This is an optimization exercise on Yosys and OpenROAD, whose aim is small area and a short achievable clock period, not a production implementation.
For this run, only the layout was checked, not whether the RTL still works.

File: config.mk
export PLATFORM = sky130hd
export DESIGN_NAME = cordic
export DESIGN_NICKNAME = cordic
export VERILOG_FILES = /design/flow/design.v
export SDC_FILE = /design/flow/constraint.sdc
export NUM_CORES = 4
export LEC_CHECK = 0
export CAP_MARGIN = 20
export CORE_MARGIN = 2
export CORE_UTILIZATION = 45
export SLEW_MARGIN = 20
File: constraint.sdc
create_clock -name core_clock -period 5.5 [get_ports {clk}]
set_input_delay 1.1000 -clock core_clock [delete_from_list [all_inputs] [get_ports {clk}]]
set_output_delay 1.1000 -clock core_clock [all_outputs]
set_load 0.01 [all_outputs]
File: design.v
module cordic
  #(vectoring = 1,                                 
    width = 16,                                    
    iterations = width + 2,                        
    guard_bits = iterations - 1)                   
   (input  wire                       reset,       
    input  wire                       clk,         
    input  wire                       en,          
    input  wire  signed [width - 1:0] x0, y0, z0,  
    output logic signed [width    :0] x, y,        
    output logic signed [width - 1:0] z);          
   localparam logic signed [width - 1:0] pi_2 = 2**(width - 2);  
   function automatic logic signed [width + guard_bits - 1:0] atan_z(input integer i);
      case (i)
        0: atan_z = 33'd1073741824;
        1: atan_z = 33'd633866811;
        2: atan_z = 33'd334917815;
        3: atan_z = 33'd170009512;
        4: atan_z = 33'd85334662;
        5: atan_z = 33'd42708931;
        6: atan_z = 33'd21359677;
        7: atan_z = 33'd10680490;
        8: atan_z = 33'd5340327;
        9: atan_z = 33'd2670173;
        10: atan_z = 33'd1335088;
        11: atan_z = 33'd667544;
        12: atan_z = 33'd333772;
        13: atan_z = 33'd166886;
        14: atan_z = 33'd83443;
        15: atan_z = 33'd41722;
        16: atan_z = 33'd20861;
        17: atan_z = 33'd10430;
        default: atan_z = '0;
      endcase
   endfunction  
   logic signed [width + guard_bits    :0] xr[iterations + 1], yr[iterations + 1];
   logic signed [width + guard_bits - 1:0] zr[iterations + 1];
   always_ff @(posedge clk or posedge reset)
     if (reset)
       for (int i = 0; i < iterations + 1; ++i)
         begin
            xr[i] <= '0;
            yr[i] <= '0;
            zr[i] <= '0;
         end
     else
       if (en)
         for (int i = -1; i < iterations; ++i)
           if (i == -1)
             if (vectoring == 1)
               if (x0 < 0 && y0 >= 0)  
                 begin
                    xr[0] <= y0          << guard_bits;
                    yr[0] <= -x0         << guard_bits;
                    zr[0] <= (z0 + pi_2) << guard_bits;
                 end
               else if (x0 < 0 && y0 < 0)  
                 begin
                    xr[0] <= -y0         << guard_bits;
                    yr[0] <= x0          << guard_bits;
                    zr[0] <= (z0 - pi_2) << guard_bits;
                 end
               else
                 begin
                    xr[0] <= x0 << guard_bits;
                    yr[0] <= y0 << guard_bits;
                    zr[0] <= z0 << guard_bits;
                 end
             else
               if (z0[$left(z0)-:2] == 2'b10)  
                 begin
                    xr[0] <= y0          << guard_bits;
                    yr[0] <= -x0         << guard_bits;
                    zr[0] <= (z0 + pi_2) << guard_bits;
                 end
               else if (z0[$left(z0)-:2] == 2'b01)  
                 begin
                    xr[0] <= -y0         << guard_bits;
                    yr[0] <= x0          << guard_bits;
                    zr[0] <= (z0 - pi_2) << guard_bits;
                 end
               else
                 begin
                    xr[0] <= x0 << guard_bits;
                    yr[0] <= y0 << guard_bits;
                    zr[0] <= z0 << guard_bits;
                 end
           else
             if (vectoring == 1)
               if (yr[i] >= 0)
                 begin
                    xr[i + 1] <= xr[i] + (yr[i] >>> i);
                    yr[i + 1] <= yr[i] - (xr[i] >>> i);
                    zr[i + 1] <= zr[i] + atan_z(i);
                 end
               else
                 begin
                    xr[i + 1] <= xr[i] - (yr[i] >>> i);
                    yr[i + 1] <= yr[i] + (xr[i] >>> i);
                    zr[i + 1] <= zr[i] - atan_z(i);
                 end
             else
               if (zr[i] < 0)
                 begin
                    xr[i + 1] <= xr[i] + (yr[i] >>> i);
                    yr[i + 1] <= yr[i] - (xr[i] >>> i);
                    zr[i + 1] <= zr[i] + atan_z(i);
                 end
               else
                 begin
                    xr[i + 1] <= xr[i] - (yr[i] >>> i);
                    yr[i + 1] <= yr[i] + (xr[i] >>> i);
                    zr[i + 1] <= zr[i] - atan_z(i);
                 end
   always_ff @(posedge clk or posedge reset)
     if (reset)
       begin
          x <= '0;
          y <= '0;
          z <= '0;
       end
     else
       if (en)
         begin
            x <= round_result(xr[iterations]);
            y <= round_result(yr[iterations]);
            z <= round_result(zr[iterations]);
         end
   function signed [width:0] round_result(input signed [width + guard_bits:0] x);
      round_result = (x + 2**(guard_bits - 1)) >>> guard_bits;
   endfunction
endmodule
File: run.sh
#!/bin/bash
# synth_recipe.tcl (not shown) runs the flow's synth.tcl, then flattens the netlist and writes it again
# the make line also repeats each setting of config.mk as NAME=value (left out here)
make -C /OpenROAD-flow-scripts/flow DESIGN_CONFIG=/design/flow/config.mk WORK_HOME=/design/flow/orfs CLKGATE_MAP_FILE= SYNTH_SCRIPT=/design/flow/synth_recipe.tcl finish
### Selected gate families

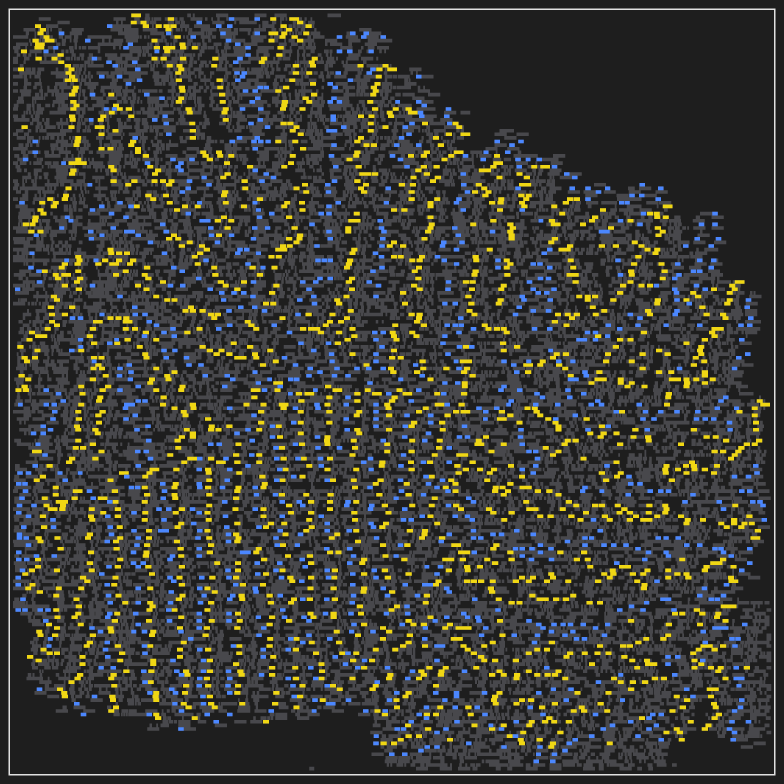
Key: blue = mux cells [cells 1099, most used mux2_2, where all over the die]; yellow = fa/ha/maj cells [cells 1612, most used ha_1, where all over the die]
leading cell type in the layout, fill and taps excluded: dfrtp_1
fraction of area in multi-input gates: 0.625
non-filler instance count after layout: 21200

### Critical path on the layout

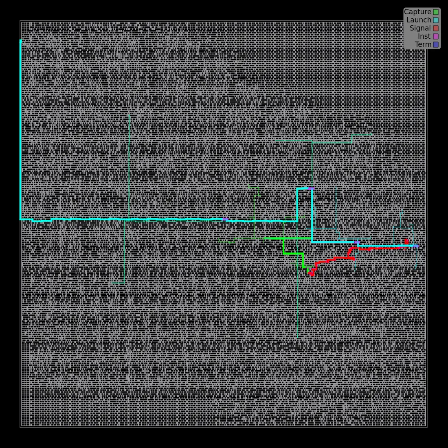
setup ws final: 0.208 ns
min Tclk post-route: 5.29 ns
total negative slack: 0 ns

==> impl_results.md <==
- Crit path launch type: register
- DR WL/cell: 18.8 um
- Met3 GRT Util: 0.0210
- Gp weighted congestion: 0.910
- Post-DP HPWL: 312000 um
- Post-synth EDFFs: 0
- Most used DFF post-synth: dfrtp_1
- Worst slew margin: 0.367
- Crit Path Class: register to register
- Met3 routed WL: 13400 um
- # Taps: 4346
- Maximum fanout along the worst path: 4
- Worst reg2reg path startpoint: yr[13][19]
- HP Class: register to register
- Final hold slack: 0.469 ns
- Hold Vio Cnt, Final: 0
- FF-to-FF setup slack: 0.21 ns
- Ys Warns: 4
- Htree depth: 4
- Fraction of registers with async set/reset: 1.00
- Top Ports: 101
- MaxCap Viol Count: 0
- Combinational family with the most area after synthesis: compound AO/OA/AOI/OAI gates
- Initial antenna violation count: 7
- Actual slew at the worst max-slew pin: 0.950 ns
- Hold Crit Depth: 1
- Total die area: 332000 sq um
- CTS max path bufs: 4
- Synth cell count leaders: dfrtp_1 (1698), ha_1 (1566), a21oi_1 (1389)
- ANT cells: 8
- Initial Util: 0.451
- GRT Overall Usage: 0.233
- PostCTS Resize Cnt: 0
- Area Growth Syn to Fin: 9.92%
- Global-route wire length before repair: 633000 um
- GRT met2 Usage: 0.401
- Count leader, synth: dfrtp_1
- Reg clk slew, reported paths: 0.06 ns
- Cell count after synthesis: 16500
- XOR/XNOR Fraction of Synth Area: 0.114
- Crit-path cells: or4_1 > or2_2 > or4_1 > or4_1 > o21ai_0 > xnor2_1 > ha_1 > nor2b_1 > o21ai_0 > nand2b_1 > or4_1 > o21ai_1 > a211oi_1 > nor3_2 > buf_4 > nor3_1 > or3_1 > a31o_2
- Outcome: complete, no violations
- CP dominant cell by count: or4_1
- Vias: 121000
- Share of cells above drive strength 1: 0.109
- Pre-CTS WS: 0.187 ns
- Placement Rows: 210

==> port drivers added, routing unchanged <==
No port has a modelled driver above. Below, the same layout with a new extraction and two added sets of constraints.
Step 1 assumes that a clkbuf_16 drives the clock port and a buf_2 every other input.
Step 2 also shifts input and output timing later by t, the mid clock arrival at the registers, as if the neighbouring blocks saw the same clock.
a / b / c = ideal / step 1 / step 2; a / b = the first two.
t (ns): 0.998
setup WS [ns]: 0.208 / 0.208 / 0.208
hold slack, ns: 0.469 / 0.469 / 0.469
worst setup path after step 2: register to register
worst register clock-pin slew, ns: 0.07 / 0.07
After both steps setup and hold are still met in this run. The setup slack of this run moves by 0.000 ns with the drivers and by 0.000 ns with both steps.
